This design comes from an exercise in tuning for small area on the open sky130 flow, not from production work. Function was checked by simulation only, so behaviour that the tests miss may differ from the original. Not every run is shown, and edits may drop behaviour that the tests do not exercise. Power is estimated from default activity; no workload was simulated.

## flow/design.v in outline (module list and top-level ports)
// module codebook_b0: 210 lines
// module codebook_b1: 263 lines
// module codebook_b2: 232 lines
// module codebook_b3: 257 lines
// module codebook_b4: 220 lines
// module codebook_b5: 374 lines
// module codebook_b6: 341 lines
// module codebook_b7: 282 lines
// module codebook_b8: 408 lines
// module codebook_b9: 450 lines
// module codebook_b10: 388 lines
// module codebook_b11: 488 lines
// module codebook_b0_f: 93 lines
// module codebook_b1_f: 101 lines
// module codebook_b2_f: 99 lines
// module codebook_b3_f: 123 lines
// module codebook_b4_f: 116 lines
// module codebook_b5_f: 176 lines
// module codebook_b6_f: 168 lines
// module codebook_b7_f: 144 lines
// module codebook_b8_f: 282 lines
// module codebook_b9_f: 295 lines
// module codebook_b10_f: 278 lines
// module codebook_b11_f: 358 lines
// module codebook_select: 245 lines
// module codebook_select_f: 245 lines
// module encode: 302 lines
// module encode_top: 230 lines
module encode_top#(
    parameter                           ZERO_NUM_MAN            = 16,
    parameter                           CODEBOOK_LENGTH_MAX     = 64,
    parameter                           CODE_DATALENGTH         = 21,
    parameter                           ENCODE_DATALENGTH       = CODE_DATALENGTH + ZERO_NUM_MAN + 17+1  
)(
    input                               clk_i                       ,
    input                               rst_i                       ,
    input                               en_i                        ,
    input   [3 : 0]                     index_i                     ,
    input   [16: 0]                     delta_i                     , 
    input                               last_i                      ,
    output [3:0]                        index_now_o                 ,
    output                              encode_match_o              ,
    output [5 : 0]                      encode_match_length_o       ,
    output [ENCODE_DATALENGTH - 1 : 0]  encode_match_data_o         
);
  // ...
==> flow/run.sh <==
#!/bin/bash
# synth_recipe.tcl (not shown) runs the flow's synth.tcl, then flattens the netlist and writes it again
# the make line also repeats each setting of config.mk as NAME=value (left out here)
make -C /OpenROAD-flow-scripts/flow DESIGN_CONFIG=/design/flow/config.mk WORK_HOME=/design/flow/orfs CLKGATE_MAP_FILE= SYNTH_SCRIPT=/design/flow/synth_recipe.tcl finish
==> flow/config.mk <==
export PLATFORM = sky130hd
export DESIGN_NAME = encode_top
export DESIGN_NICKNAME = encode_top
export VERILOG_FILES = /design/flow/design.v
export SDC_FILE = /design/flow/constraint.sdc
export NUM_CORES = 4
export LEC_CHECK = 0
export CAP_MARGIN = 20
export CORE_MARGIN = 2
export CORE_UTILIZATION = 20
export PLACE_DENSITY_LB_ADDON = 0.1
export SLEW_MARGIN = 20
==> flow/constraint.sdc <==
create_clock -name core_clock -period 12.0 [get_ports {clk_i}]
set_input_delay 2.4000 -clock core_clock [delete_from_list [all_inputs] [get_ports {clk_i}]]
set_output_delay 2.4000 -clock core_clock [all_outputs]
set_load 0.01 [all_outputs]
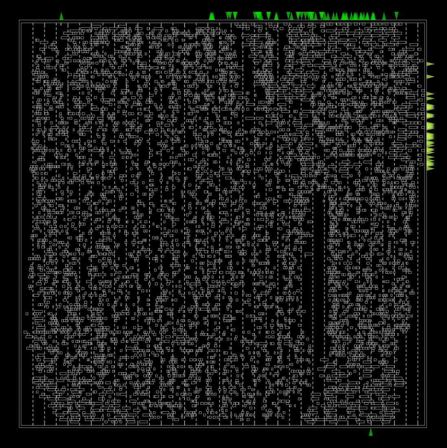
**Above:** run 1 (cell outlines without signal wires).
FFs & Latches: 250
Layout Cells excl Fill: 10100
Core ar.: 0.227 mm2
row cnt: 175
tapcell count: 3009

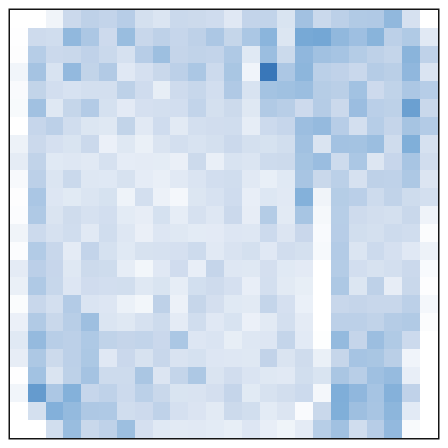
**Above:** run 1 (cell density map).
24 x 24 tiles, from white (low) to dark blue (high), 0 to 100% covered.
nearly empty tiles: 4.5%
fullest tile: 71%
mean over tiles: 22%

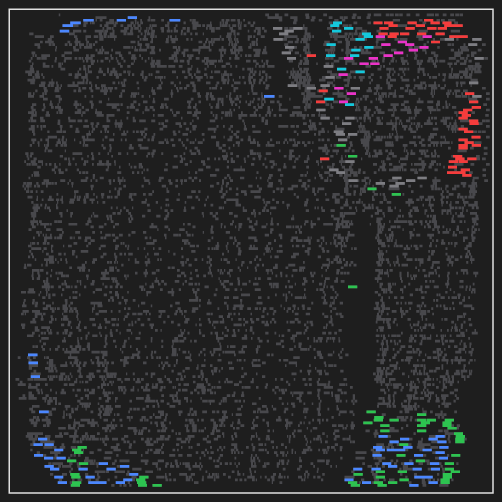
**Above:** run 1 (sequential cells grouped by signal name).
Drawn at 1 px/um. Other sequential cells in the stronger gray, the rest of the logic in the fainter gray.
| color | signal | placed flops |
|---|---|---|
| green | inst_encode.ap_data_f_r | 61 |
| red | inst_encode.encode_match_data_d_r | 54 |
| blue | inst_encode.ap_data_r | 64 |
| magenta | inst_encode.delta_r | 17 |
| cyan | inst_encode.R0_w | 16 |
not colored: 38

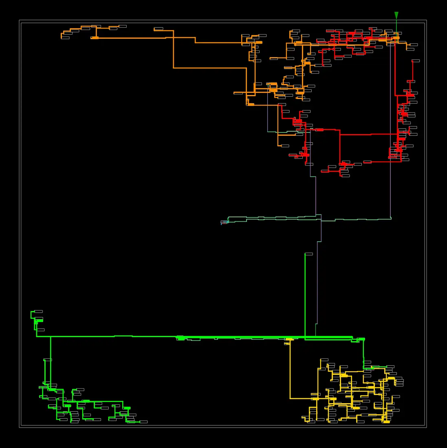
**Above:** run 1 (clock tree after CTS).
# H-tree levels: 2
Clock Sinks: 250
CTS Buf Count: 36
Root Buffer: clkbuf_16

==> flow_metrics.env, run 1 <==
export IMPL_status="finished clean"
export IMPL_grt_pass1_vias=70400
export IMPL_cts_tree="yes"
export IMPL_syn_instance_count=6870
export IMPL_wl_um=610000
export IMPL_worst_clock_skew_ps=101
export IMPL_placed_cells=9934
export IMPL_final_cell_mix="nand2_1 (703), a21oi_1 (634), buf_4 (623)"
export IMPL_fin_hold_ws_ps=512
export IMPL_yosysWarnings=28
export IMPL_cellLeakagePower_nw=19.2
export IMPL_via_count=77500
export IMPL_slew_headroom_pct=7.51
export IMPL_critPathKind="flop to flop"
export IMPL_syn_area_mm2=0.0457
export IMPL_synth_cell_types=131
export IMPL_drt_iter0_markers=15200
export IMPL_hpwlAfterDp_um=461000
export IMPL_finalCritPeriodShare_pct=82.9
export IMPL_drive_above_1_share_pct=16.1
export IMPL_hold_class="flop to flop"
export IMPL_holdPathStages=1
export IMPL_setup_tns_ps=0
export IMPL_ys_ff_latch=250
export IMPL_critPathLaunchType="flop"
export IMPL_die_w_um=482
export IMPL_ys_seq_area_share_pct=13.7
export IMPL_area_growth_pct=20.1
export IMPL_grt_max_degree=95
export IMPL_antenna_found_initial=122
export IMPL_cap_violations=0
export IMPL_firstDrtPassIters=10
export IMPL_final_core_util_pct=24.2
export IMPL_clk_pin_slew_worst_paths_ps=60
export IMPL_die_h_um=482
export IMPL_post_cts_buffers=0
export IMPL_ant_nets=0
export IMPL_worst_ep_arrival_time_ps=10500
export IMPL_ys_flop_type="dfrtp_1"
export IMPL_grt_ovfl_total=0
export IMPL_start_util_pct=20.1
export IMPL_avgRoutedWirePerCell_um=60.2
export IMPL_port_buffers=89
export IMPL_clk_latency_ps=740
export IMPL_clockBufferDepth=3
export IMPL_worstPathMaxFanout=35
export IMPL_cts_resized=0
export IMPL_max_freq_mhz=101
export IMPL_reg2regPathDepth=23
export IMPL_nets=7045
export IMPL_cts_hold_fix_buffers=0
export IMPL_final_common_cell="nand2_1"
export IMPL_timing_final_crit_period_ps=9940
export IMPL_grt_usage_pct=50.4
==> run 1: cells in the mapped netlist (all sizes together) (53+ instances only) <==
cell type	n	area, um2
nor4	195	1550
o2111ai	90	801
o21ai	626	3150
mux2	54	709
o221ai	86	753
a2111oi	81	767
nand2	713	2700
o211ai	77	583
nand3	324	1640
a31oi	178	1130
a22oi	74	566
a41oi	54	473
dfrtp	249	6230
a22o	93	815
a211oi	80	601
nand4	172	1130
nor2	639	2420
nor3	304	1580
a221oi	84	742
a21oi	639	3210
clkbuf	358	1350
and3	58	363
buf	317	1890
o31ai	65	541
nand2b	53	332
and2	120	751
o22ai	156	976
==> run 1: cell type report <==
type                    count  area [um2]  area share [%]
clock buffers              46         998            1.82
inverters                  47         184           0.335
clock inverters            19         272           0.494
multi-input cells        5898       37000            67.4
diodes                    110         275           0.501
flip-flops and latches    250        6280            11.4
repair buffers            745        6130            11.2
well taps                3009        3760            6.86
==> run 1: cell families (layout without fill, tap and decap cells) <==
kind of cell	count (synthesis)	in the layout	synth area share (%)
adders and majority gates	42	42	1.20
other	1	111	0.00820
DFF	250	250	13.7
muxes	79	79	2.11
buffers and inverters	722	857	7.46
AOI/OAI and AO/OA	2833	2833	41.8
xor gates and xnor gates	38	38	0.728
and+or+nand+nor	2905	2905	33.0
==> run 1: power breakdown <==
group / switching, mW / internal [mW]
logic: 7.35 / 2.02
clock network: 0.519 / 0.703
registers: 0.348 / 1.00
total: 8.22 / 3.73
==> run 1: through the flow <==
stage	area [um2]	total power, mW	worst slack, ps
floorplan	45700	5.02	2730
global placement	52800	9.89	2150
detailed placement	53000	9.76	2390
CTS	54300	11.0	2350
global route	54700	11.6	1930
finish	54900	11.9	2060
==> run 1: routing by layer <==
layer	up-vias	GRT usage (%)	part of all wire [%]
met4	60	45.9	12
met3	3028	24.8	13
met1	38700	55.8	36
met5	-	3.13	0.23
met2	8199	70.1	39
li1	27500	-	-
==> run 1: critical path: stages (launching register included) <==
cell	delay, ps
dfrtp_1	880
or4_1	910
nor4_4	140
buf_12	230
nand3_4	480
buf_4	570
nor3_2	230
buf_6	210
a311o_1	390
nor4_1	560
nor4b_4	790
nor2_2	260
or4_4	660
o31ai_4	510
buf_8	250
mux2i_1	490
o21ai_0	280
ha_1	400
a21oi_1	220
o21ai_0	270
nor3_1	370
nand3b_1	140
xnor2_1	150
mux2_4	270
**Run 1: the metal 1 layer**

Drawn at 1 px/um. Supply wires on this layer in gray. Cells faint in the background.
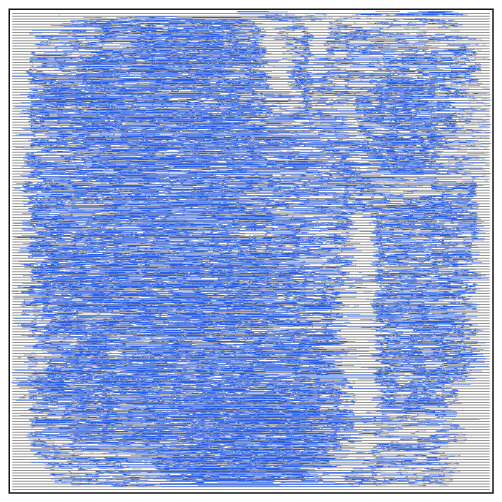

## Run 2: large edit since run 1, in outline
flow/design.v: 7192 -> 1736 lines; modules unchanged: 0
  encode_top: edited, 230 -> 117 lines
  dmax_of: new, 12 lines
  encode_tr: new, 258 lines
  encode_trr: new, 41 lines
  encode_rom: new, 1308 lines
  removed: codebook_b0, codebook_b1, codebook_b2, codebook_b3, codebook_b4, codebook_b5, codebook_b6, codebook_b7, codebook_b8, codebook_b9, codebook_b10, codebook_b11, codebook_b0_f, codebook_b1_f, codebook_b2_f, codebook_b3_f, codebook_b4_f, codebook_b5_f, codebook_b6_f, codebook_b7_f, codebook_b8_f, codebook_b9_f, codebook_b10_f, codebook_b11_f, codebook_select, codebook_select_f, encode
==> module encode_top as of run 2 <==
module encode_top #(
    parameter ZERO_NUM_MAN = 16,
    parameter CODEBOOK_LENGTH_MAX = 64,
    parameter CODE_DATALENGTH = 21,
    parameter ENCODE_DATALENGTH = CODE_DATALENGTH + ZERO_NUM_MAN + 17 + 1
)(
    input                               clk_i,
    input                               rst_i,
    input                               en_i,
    input   [3:0]                       index_i,
    input   [16:0]                      delta_i,
    input                               last_i,
    output  [3:0]                       index_now_o,
    output                              encode_match_o,
    output  [5:0]                       encode_match_length_o,
    output  [ENCODE_DATALENGTH-1:0]     encode_match_data_o
);
localparam [6:0] ROOT = 7'd0;
reg  [3:0]  kr;         
reg  [3:0]  rpp;        
reg         en_d;
reg         exist;      
reg         emp;        
reg  [6:0]  g;          
reg  [3:0]  s;          
reg         stale;      
reg         fv;         
reg         last_r;
reg  [16:0] dl_r;       
assign index_now_o = rpp;
wire [7:0]  tr_w;       
wire [7:0]  trr_w;      
encode_tr  u_tr  (.k(kr), .n(g), .y(s), .q(tr_w));
encode_trr u_trr (.k(kr), .y(s), .q(trr_w));
wire [3:0]  dmax_kr;
dmax_of u_dm1 (.k(kr), .m(dmax_kr));
wire [7:0]  cn_w = stale ? trr_w : tr_w;
wire        match_w = !emp && !cn_w[7];
wire        match_f = fv && tr_w[7];
wire        enx_r = (kr < 4'd12) && (dl_r > {13'd0, dmax_kr});
wire [15:0] r0 = dl_r[15:0] - {12'd0, dmax_kr} - 16'd1;
wire        big = (r0[15:4] != 12'd0);
wire        sel_f = !enx_r && last_r && !match_w;
wire        om_n = sel_f ? match_f : match_w;
reg  [3:0]  ok_r;
reg  [6:0]  on_r;
reg  [3:0]  oy_r;
reg         om_r;
reg         oenx_r;
reg         obig_r;
reg  [16:0] od_r;      
wire [24:0] rom_w;
encode_rom u_rom (.k(ok_r), .n(on_r), .y(oy_r), .q(rom_w));
wire [4:0]  clen = rom_w[24:20];
wire [19:0] code = rom_w[19:0];
reg  [5:0]  olen;
reg  [53:0] odata;
always @(*) begin
    if (oenx_r) begin
        if (obig_r) begin
            olen = {1'b0, clen} + 6'd34;
            odata = {code, 16'd0, 1'b1, od_r};
        end else begin
            olen = {1'b0, clen} + {2'b0, od_r[3:0]} + 6'd1;
            odata = ({34'd0, code} << od_r[3:0] << 1) | 54'd1;
        end
    end else begin
        olen = {1'b0, clen};
        odata = {34'd0, code};
    end
end
assign encode_match_o = om_r;
assign encode_match_length_o = olen;
assign encode_match_data_o = {1'b0, odata};
wire        ap_empty = match_w | match_f;
wire        ef = ap_empty | exist;
wire [3:0]  inow = (en_i && ef) ? index_i : kr;
wire [3:0]  dmax;
dmax_of u_dm0 (.k(inow), .m(dmax));
wire        gt = (delta_i > {13'd0, dmax});
wire [3:0]  res = gt ? 4'hf : delta_i[3:0];
wire        valid = en_i && (inow != 4'hf);
wire        rst_word = match_w | last_r;
wire        staleset = valid && last_i && !match_w && last_r;
always @(posedge clk_i or posedge rst_i) begin
    if (rst_i) begin
        kr <= 4'd0; rpp <= 4'd0; en_d <= 1'b0; exist <= 1'b1;
        emp <= 1'b1; g <= ROOT; s <= 4'd0; stale <= 1'b0; fv <= 1'b0;
        last_r <= 1'b0; dl_r <= 17'd0;
        ok_r <= 4'd0; on_r <= 7'd0; oy_r <= 4'd0; om_r <= 1'b0; oenx_r <= 1'b0; obig_r <= 1'b0; od_r <= 17'd0;
    end else begin
        en_d <= en_i;
        if (en_d) rpp <= kr;
        if (en_i) kr <= inow;
        if (en_i && ef && index_i != 4'hf) exist <= 1'b0;
        else if (ap_empty) exist <= 1'b1;
        if (valid) begin
            emp <= 1'b0;
            s <= res;
            g <= (emp || (rst_word && !staleset)) ? ROOT : cn_w[6:0];
        end else if (rst_word) begin
            emp <= 1'b1;
        end
        stale <= staleset;
        fv <= valid && last_i;
        last_r <= last_i;
        dl_r <= delta_i;
        ok_r <= kr;
        on_r <= sel_f ? tr_w[6:0] : (stale ? ROOT : g);
        oy_r <= sel_f ? 4'hf : s;
        om_r <= om_n;
        oenx_r <= enx_r;
        obig_r <= big;
        od_r <= big ? dl_r : {13'd0, r0[3:0]};
    end
end
endmodule
==> module encode_trr as of run 2 <==
module encode_trr(input [3:0] k, input [3:0] y, output reg [7:0] q);
always @(*) begin
    case ({k, y})
        8'h00: q = 8'h81;
        8'h04: q = 8'h85;
        8'h07: q = 8'h88;
        8'h08: q = 8'h89;
        8'h10: q = 8'h81;
        8'h11: q = 8'h82;
        8'h12: q = 8'h83;
        8'h1a: q = 8'h8a;
        8'h21: q = 8'h82;
        8'h22: q = 8'h83;
        8'h25: q = 8'h86;
        8'h26: q = 8'h87;
        8'h30: q = 8'h81;
        8'h32: q = 8'h83;
        8'h33: q = 8'h84;
        8'h34: q = 8'h85;
        8'h36: q = 8'h87;
        8'h40: q = 8'h81;
        8'h52: q = 8'h83;
        8'h60: q = 8'h81;
        8'h61: q = 8'h82;
        8'h62: q = 8'h83;
        8'h63: q = 8'h84;
        8'h70: q = 8'h81;
        8'h71: q = 8'h82;
        8'h73: q = 8'h84;
        8'h80: q = 8'h81;
        8'h81: q = 8'h82;
        8'h82: q = 8'h83;
        8'h90: q = 8'h81;
        8'ha0: q = 8'h81;
        8'ha1: q = 8'h82;
        8'hb0: q = 8'h81;
        8'hb2: q = 8'h83;
        default: q = 8'h00;
    endcase
end
endmodule
==> module dmax_of as of run 2 <==
module dmax_of(input [3:0] k, output reg [3:0] m);
always @(*) begin
    case (k)
        4'd0: m = 4'd12;
        4'd1: m = 4'd10;
        4'd2: m = 4'd8;
        4'd3, 4'd4: m = 4'd6;
        4'd5, 4'd6, 4'd7: m = 4'd4;
        default: m = 4'd2;
    endcase
end
endmodule
==> module encode_tr as of run 2 <==
module encode_tr(input [3:0] k, input [6:0] n, input [3:0] y, output reg [7:0] q);
always @(*) begin
    case ({k, n, y})
        15'h0000: q = 8'h81;
        15'h0004: q = 8'h85;
        15'h0007: q = 8'h88;
        15'h0008: q = 8'h89;
        15'h0011: q = 8'h8c;
        15'h0012: q = 8'h8d;
        15'h0054: q = 8'ha0;
        15'h0800: q = 8'h81;
        15'h0801: q = 8'h82;
        15'h0802: q = 8'h83;
        15'h080a: q = 8'h8a;
        15'h0810: q = 8'h8b;
        15'h0813: q = 8'h8e;
        15'h0814: q = 8'h8f;
        15'h0823: q = 8'h93;
        15'h0825: q = 8'h95;
        15'h0826: q = 8'h96;
        15'h0833: q = 8'h9a;
        15'h0835: q = 8'h9c;
        15'h1001: q = 8'h82;
        15'h1002: q = 8'h83;
        15'h1005: q = 8'h86;
        15'h1006: q = 8'h87;
        15'h1021: q = 8'h91;
        15'h1022: q = 8'h92;
        15'h1023: q = 8'h93;
        15'h1024: q = 8'h94;
        15'h1030: q = 8'h97;
        15'h1031: q = 8'h98;
        15'h1033: q = 8'h9a;
        15'h1034: q = 8'h9b;
        15'h1800: q = 8'h81;
        15'h1802: q = 8'h83;
        15'h1803: q = 8'h84;
        15'h1804: q = 8'h85;
        15'h1806: q = 8'h87;
        15'h1810: q = 8'h8b;
        15'h1831: q = 8'h98;
        15'h1832: q = 8'h99;
        15'h1833: q = 8'h9a;
        15'h1841: q = 8'h9d;
        15'h1842: q = 8'h9e;
        15'h1851: q = 8'h9f;
        15'h18b1: q = 8'ha2;
        15'h18b2: q = 8'ha3;
        15'h1981: q = 8'hb1;
        15'h1991: q = 8'hb4;
        15'h2000: q = 8'h81;
        15'h2010: q = 8'h8b;
        15'h2011: q = 8'h8c;
        15'h2012: q = 8'h8d;
        15'h2013: q = 8'h8e;
        15'h2014: q = 8'h8f;
        15'h20b1: q = 8'ha2;
        15'h20c0: q = 8'ha4;
        15'h20c1: q = 8'ha5;
        15'h20c2: q = 8'ha6;
        15'h20d1: q = 8'ha8;
        15'h20d2: q = 8'ha9;
        15'h2802: q = 8'h83;
        15'h2830: q = 8'h97;
        15'h2831: q = 8'h98;
        15'h2832: q = 8'h99;
        15'h2834: q = 8'h9b;
        15'h2970: q = 8'had;
        15'h2971: q = 8'hae;
        15'h2972: q = 8'haf;
        15'h2980: q = 8'hb0;
        15'h2981: q = 8'hb1;
        15'h2982: q = 8'hb2;
        15'h2990: q = 8'hb3;
        15'h2991: q = 8'hb4;
        15'h2ad1: q = 8'hc0;
        15'h2ad2: q = 8'hc1;
        15'h2ae0: q = 8'hc2;
        15'h2af0: q = 8'hc3;
        15'h2b00: q = 8'hc4;
        15'h2b30: q = 8'hc5;
        15'h2c00: q = 8'hce;
        15'h2c20: q = 8'hcf;
        15'h2c40: q = 8'hd0;
        15'h3000: q = 8'h81;
        15'h3001: q = 8'h82;
        15'h3002: q = 8'h83;
        15'h3003: q = 8'h84;
        15'h3010: q = 8'h8b;
        15'h3012: q = 8'h8d;
        15'h3021: q = 8'h91;
        15'h3030: q = 8'h97;
        15'h30b0: q = 8'ha1;
        15'h30b1: q = 8'ha2;
        15'h30d1: q = 8'ha8;
        15'h3110: q = 8'hab;
        15'h3171: q = 8'hae;
        15'h3211: q = 8'hb6;
        15'h3212: q = 8'hb7;
        15'h3220: q = 8'hb8;
        15'h32e0: q = 8'hc2;
        15'h3360: q = 8'hc9;
        15'h3370: q = 8'hca;
        15'h3800: q = 8'h81;
        15'h3801: q = 8'h82;
        15'h3803: q = 8'h84;
        15'h3811: q = 8'h8c;
        15'h3812: q = 8'h8d;
        15'h3820: q = 8'h90;
        15'h3821: q = 8'h91;
        15'h38c0: q = 8'ha4;
        15'h38d2: q = 8'ha9;
        15'h3900: q = 8'haa;
        15'h3912: q = 8'hac;
        15'h3a41: q = 8'hbb;
        15'h3a42: q = 8'hbc;
        15'h3aa1: q = 8'hbe;
        15'h3aa2: q = 8'hbf;
        15'h4000: q = 8'h81;
        15'h4001: q = 8'h82;
        15'h4002: q = 8'h83;
        15'h4010: q = 8'h8b;
        15'h4011: q = 8'h8c;
        15'h4020: q = 8'h90;
        15'h4021: q = 8'h91;
        15'h4030: q = 8'h97;
        15'h4031: q = 8'h98;
        15'h40b0: q = 8'ha1;
        15'h4210: q = 8'hb5;
        15'h4212: q = 8'hb7;
        15'h4350: q = 8'hc6;
        15'h4351: q = 8'hc7;
        15'h4352: q = 8'hc8;
        15'h4370: q = 8'hca;
        15'h4371: q = 8'hcb;
        15'h4460: q = 8'hd1;
        15'h4510: q = 8'hd9;
        15'h4512: q = 8'hdb;
        15'h4590: q = 8'he0;
        15'h4591: q = 8'he1;
        15'h4592: q = 8'he2;
        15'h45b0: q = 8'he3;
        15'h4600: q = 8'he6;
        15'h4610: q = 8'he9;
        15'h4662: q = 8'hee;
        15'h46e0: q = 8'hf4;
        15'h4800: q = 8'h81;
        15'h4810: q = 8'h8b;
        15'h4812: q = 8'h8d;
        15'h48b0: q = 8'ha1;
        15'h48b1: q = 8'ha2;
        15'h48b2: q = 8'ha3;
        15'h48d0: q = 8'ha7;
        15'h4a10: q = 8'hb5;
        15'h4a11: q = 8'hb6;
        15'h4a12: q = 8'hb7;
        15'h4a20: q = 8'hb8;
        15'h4a30: q = 8'hb9;
        15'h4a70: q = 8'hbd;
        15'h4b50: q = 8'hc6;
        15'h4b51: q = 8'hc7;
        15'h4b60: q = 8'hc9;
        15'h4b80: q = 8'hcc;
        15'h4c60: q = 8'hd1;
        15'h4d10: q = 8'hd9;
        15'h4d12: q = 8'hdb;
        15'h4d90: q = 8'he0;
        15'h4d92: q = 8'he2;
        15'h4db0: q = 8'he3;
        15'h4e00: q = 8'he6;
        15'h4e01: q = 8'he7;
        15'h4e02: q = 8'he8;
        15'h4e20: q = 8'hea;
        15'h4e30: q = 8'heb;
        15'h4e60: q = 8'hec;
        15'h4e61: q = 8'hed;
        15'h4e70: q = 8'hef;
        15'h4ec1: q = 8'hf2;
        15'h4ed0: q = 8'hf3;
        15'h4ef0: q = 8'hf5;
        15'h5000: q = 8'h81;
        15'h5001: q = 8'h82;
        15'h5010: q = 8'h8b;
        15'h5011: q = 8'h8c;
        15'h5020: q = 8'h90;
        15'h50b0: q = 8'ha1;
        15'h50b1: q = 8'ha2;
        15'h50c0: q = 8'ha4;
        15'h5100: q = 8'haa;
        15'h5210: q = 8'hb5;
        15'h5350: q = 8'hc6;
        15'h5352: q = 8'hc8;
        15'h5460: q = 8'hd1;
        15'h5462: q = 8'hd3;
        15'h5480: q = 8'hd5;
        15'h5510: q = 8'hd9;
        15'h5512: q = 8'hdb;
        15'h5530: q = 8'hdd;
        15'h5550: q = 8'hde;
        15'h5590: q = 8'he0;
        15'h5591: q = 8'he1;
        15'h5592: q = 8'he2;
        15'h55b0: q = 8'he3;
        15'h55d0: q = 8'he4;
        15'h55e0: q = 8'he5;
        15'h5601: q = 8'he7;
        15'h5602: q = 8'he8;
        15'h5610: q = 8'he9;
        15'h5620: q = 8'hea;
        15'h5670: q = 8'hef;
        15'h5690: q = 8'hf0;
        15'h56f0: q = 8'hf5;
        15'h5700: q = 8'hf6;
        15'h5800: q = 8'h81;
        15'h5802: q = 8'h83;
        15'h5810: q = 8'h8b;
        15'h5811: q = 8'h8c;
        15'h5812: q = 8'h8d;
        15'h5830: q = 8'h97;
        15'h58b0: q = 8'ha1;
        15'h58b1: q = 8'ha2;
        15'h58c0: q = 8'ha4;
        15'h5a10: q = 8'hb5;
        15'h5a11: q = 8'hb6;
        15'h5a20: q = 8'hb8;
        15'h5a40: q = 8'hba;
        15'h5b50: q = 8'hc6;
        15'h5b51: q = 8'hc7;
        15'h5b60: q = 8'hc9;
        15'h5b80: q = 8'hcc;
        15'h5ba0: q = 8'hcd;
        15'h5c60: q = 8'hd1;
        15'h5c61: q = 8'hd2;
        15'h5c70: q = 8'hd4;
        15'h5c90: q = 8'hd6;
        15'h5cc0: q = 8'hd7;
        15'h5cd0: q = 8'hd8;
        15'h5d10: q = 8'hd9;
        15'h5d11: q = 8'hda;
        15'h5d20: q = 8'hdc;
        15'h5d80: q = 8'hdf;
        15'h5d90: q = 8'he0;
        15'h5e00: q = 8'he6;
        15'h5e60: q = 8'hec;
        15'h5ec0: q = 8'hf1;
        15'h5f10: q = 8'hf7;
        15'h5f12: q = 8'hf8;
        15'h5f70: q = 8'hf9;
        15'h5f72: q = 8'hfa;
        15'h5f80: q = 8'hfb;
        15'h5f90: q = 8'hfc;
        15'h5f92: q = 8'hfd;
        15'h5fb0: q = 8'hfe;
        15'h5fc0: q = 8'hff;
        default: q = 8'h00;
    endcase
end
endmodule
--- a/flow/config.mk
+++ b/flow/config.mk
@@ -11,2 +11,3 @@
 export PLACE_DENSITY_LB_ADDON = 0.1
 export SLEW_MARGIN = 20
+export SYNTH_HIERARCHICAL = 1
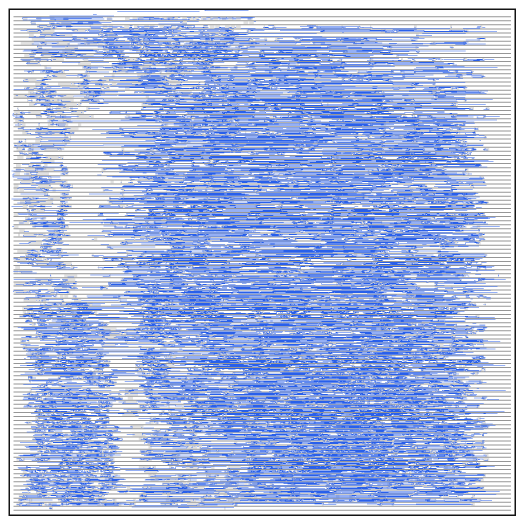
**Above:** run 2 (the metal 1 layer).
Drawn at 1.5 px/um. Supply wires on this layer in gray. Cells faint in the background.
longest straight run: 120 um
main direction: horizontal
nets with wire on the layer: 3370

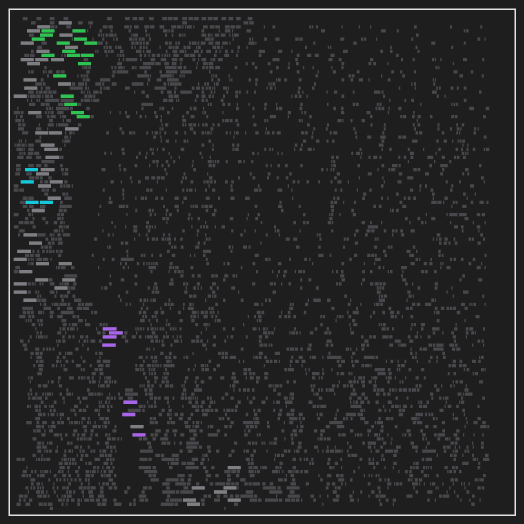
**Above:** run 2 (sequential cells grouped by signal name).
Drawn at 1.5 px/um. Other sequential cells in the stronger gray, the rest of the logic in the fainter gray.
| color | signal | placed flops |
|---|---|---|
| cyan | rpp | 4 |
| green | od_r | 17 |
| purple | on_r | 7 |

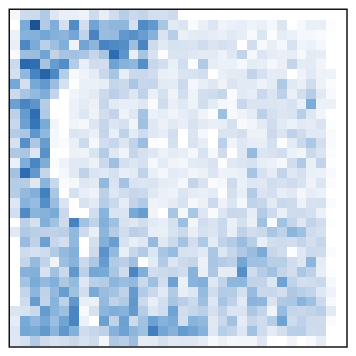
**Above:** run 2 (cell density map).
Drawn at 1 px/um. 34 x 34 tiles, from white (low) to dark blue (high), 0 to 100% covered.
mean over tiles: 22%
emptiest ninth of the die: north-east
fullest tile: 86%

==> run 2 against run 1 <==
- the layout now fails its checks (capacitance limit)
- maximum frequency fell by 11%
- count of clock-buffer cells in the layout down 37
- design area shrank 51%
==> flow_metrics.env, run 2 <==
export IMPL_status="complete, but fails checks"
export IMPL_failed_checks="capacitance limit"
export IMPL_place_ws_ps=2050
export IMPL_worst_clock_skew_ps=21.1
export IMPL_synthSimpleGateAreaFrac_pct=44.4
export IMPL_placed_cells=4939
export IMPL_synth_commonest_cells="nand2_1 (442), nor2_1 (308), o22ai_1 (245)"
export IMPL_cts_hold_fix_buffers=0
export IMPL_hold_class="flop to flop"
export IMPL_drive_above_1_share_pct=17.4
export IMPL_instances_no_fill=5025
export IMPL_synth_area_leader_cell="dfrtp_1"
export IMPL_layout_setup_ws_ps=889
export IMPL_yosysTopAreaCellShare_pct=8.50
export IMPL_pwr_share_comb_pct=68.6
export IMPL_grt_ovfl_total=0
export IMPL_synth_top_family_by_area="simple AND/OR/NAND/NOR gates"
export IMPL_die_h_um=336
export IMPL_cp_common_cell="buf_4"
export IMPL_grt_usage_pct=54.8
export IMPL_drt_iter0_markers=8614
export IMPL_nets=3532
export IMPL_ant_nets=0
export IMPL_antenna_found_initial=76
export IMPL_cp_slowest_cell="nor3_1"
export IMPL_setup_tns_ps=0
export IMPL_path_buf_inv=4
export IMPL_timing_final_crit_period_ps=11110
export IMPL_start_util_pct=20.2
export IMPL_ys_ff_latch=77
export IMPL_cts_resized=0
export IMPL_final_common_cell="nand2_1"
export IMPL_final_cell_mix="nand2_1 (426), buf_4 (303), nor2_1 (300)"
export IMPL_syn_instance_count=3452
export IMPL_slew_headroom_pct=1.92
export IMPL_grt_pass1_vias=35800
export IMPL_swShare_pct=57.5
export IMPL_yosysWarnings=11
export IMPL_via_count=39900
export IMPL_wl_um=317000
export IMPL_cap_violations=1
export IMPL_finalCritPeriodShare_pct=92.6
export IMPL_core_area_mm2=0.109
run 2: area by class of cell:
cell class,instances,area (um2)
clock buffers,9,225
well taps,1476,1850
clock inverters,7,67.6
flip-flops and latches,77,1940
diodes,57,143
repair buffers,406,3340
fillers,12500,82300
inverters,60,226
multi-input cells,2933,19000
run 2: logic make-up (layout without fill, tap and decap cells):
kind of cell             after synthesis  in the layout
AO/OA/AOI/OAI                       1014           1014
multiplexers                          78             78
adder cells (fa/ha/maj)               21             21
AND/OR/NAND/NOR                     1795           1795
flip-flops                            77             77
XOR/XNOR                              19             19
buffers and inverters                444            482
other                                  4             63
run 2: layer usage:
| metal | routed length, um | global-route usage [%] | vias up |
|---|---|---|---|
| met5 | 1720 | 12.8 | - |
| met4 | 37400 | 49.6 | 89 |
| met3 | 52100 | 38.4 | 1910 |
| met2 | 116000 | 70.0 | 4599 |
| met1 | 110000 | 58.1 | 19600 |
| li1 | - | - | 13600 |
run 2: power by group through the flow:
stage / combinational [mW] / clock [mW] / sequential, mW
after floorplan: 0.686 / 0 / 0.313
after global placement: 1.29 / 0 / 0.338
after detailed placement: 1.27 / 0 / 0.339
after CTS: 1.28 / 0.305 / 0.334
after global routing: 1.38 / 0.312 / 0.341
final: 1.38 / 0.298 / 0.335
run 2: through the flow:
step / hold slack [ps] / utilization [%]
final: 381 / 24.6
after global routing: 400 / 24.5
after CTS: 385 / 24.1
after detailed placement: 361 / 23.9
after global placement: 358 / 23.8
after floorplan: 430 / -

-- re-timing with driven ports --
The results above use ideal ports. As a check the final layouts listed here were re-extracted and re-timed, cells and wires unchanged. Step 1 sets driving cells, clkbuf_16 on the clock port and buf_2 on the other inputs (assumed; they add their load-dependent delay and slew). Step 2 times the ports against the registers' clock, not the clock port: input delays grow and output delays shrink by t, the midpoint of the rising clock arrivals with the driver on. a / b / c = ideal / step 1 / step 2; a / b = the first two.
run	shift t [ns]	setup slack, ns	worst setup path at the end	worst register clock-pin slew, ns	worst data-port slew with drivers (ns)
run 1	0.802	2.056 / 2.056 / 2.056	register to register	0.10 / 0.10	0.04
run 2	0.434	0.889 / 0.834 / 1.268	register to output	0.09 / 0.09	0.08
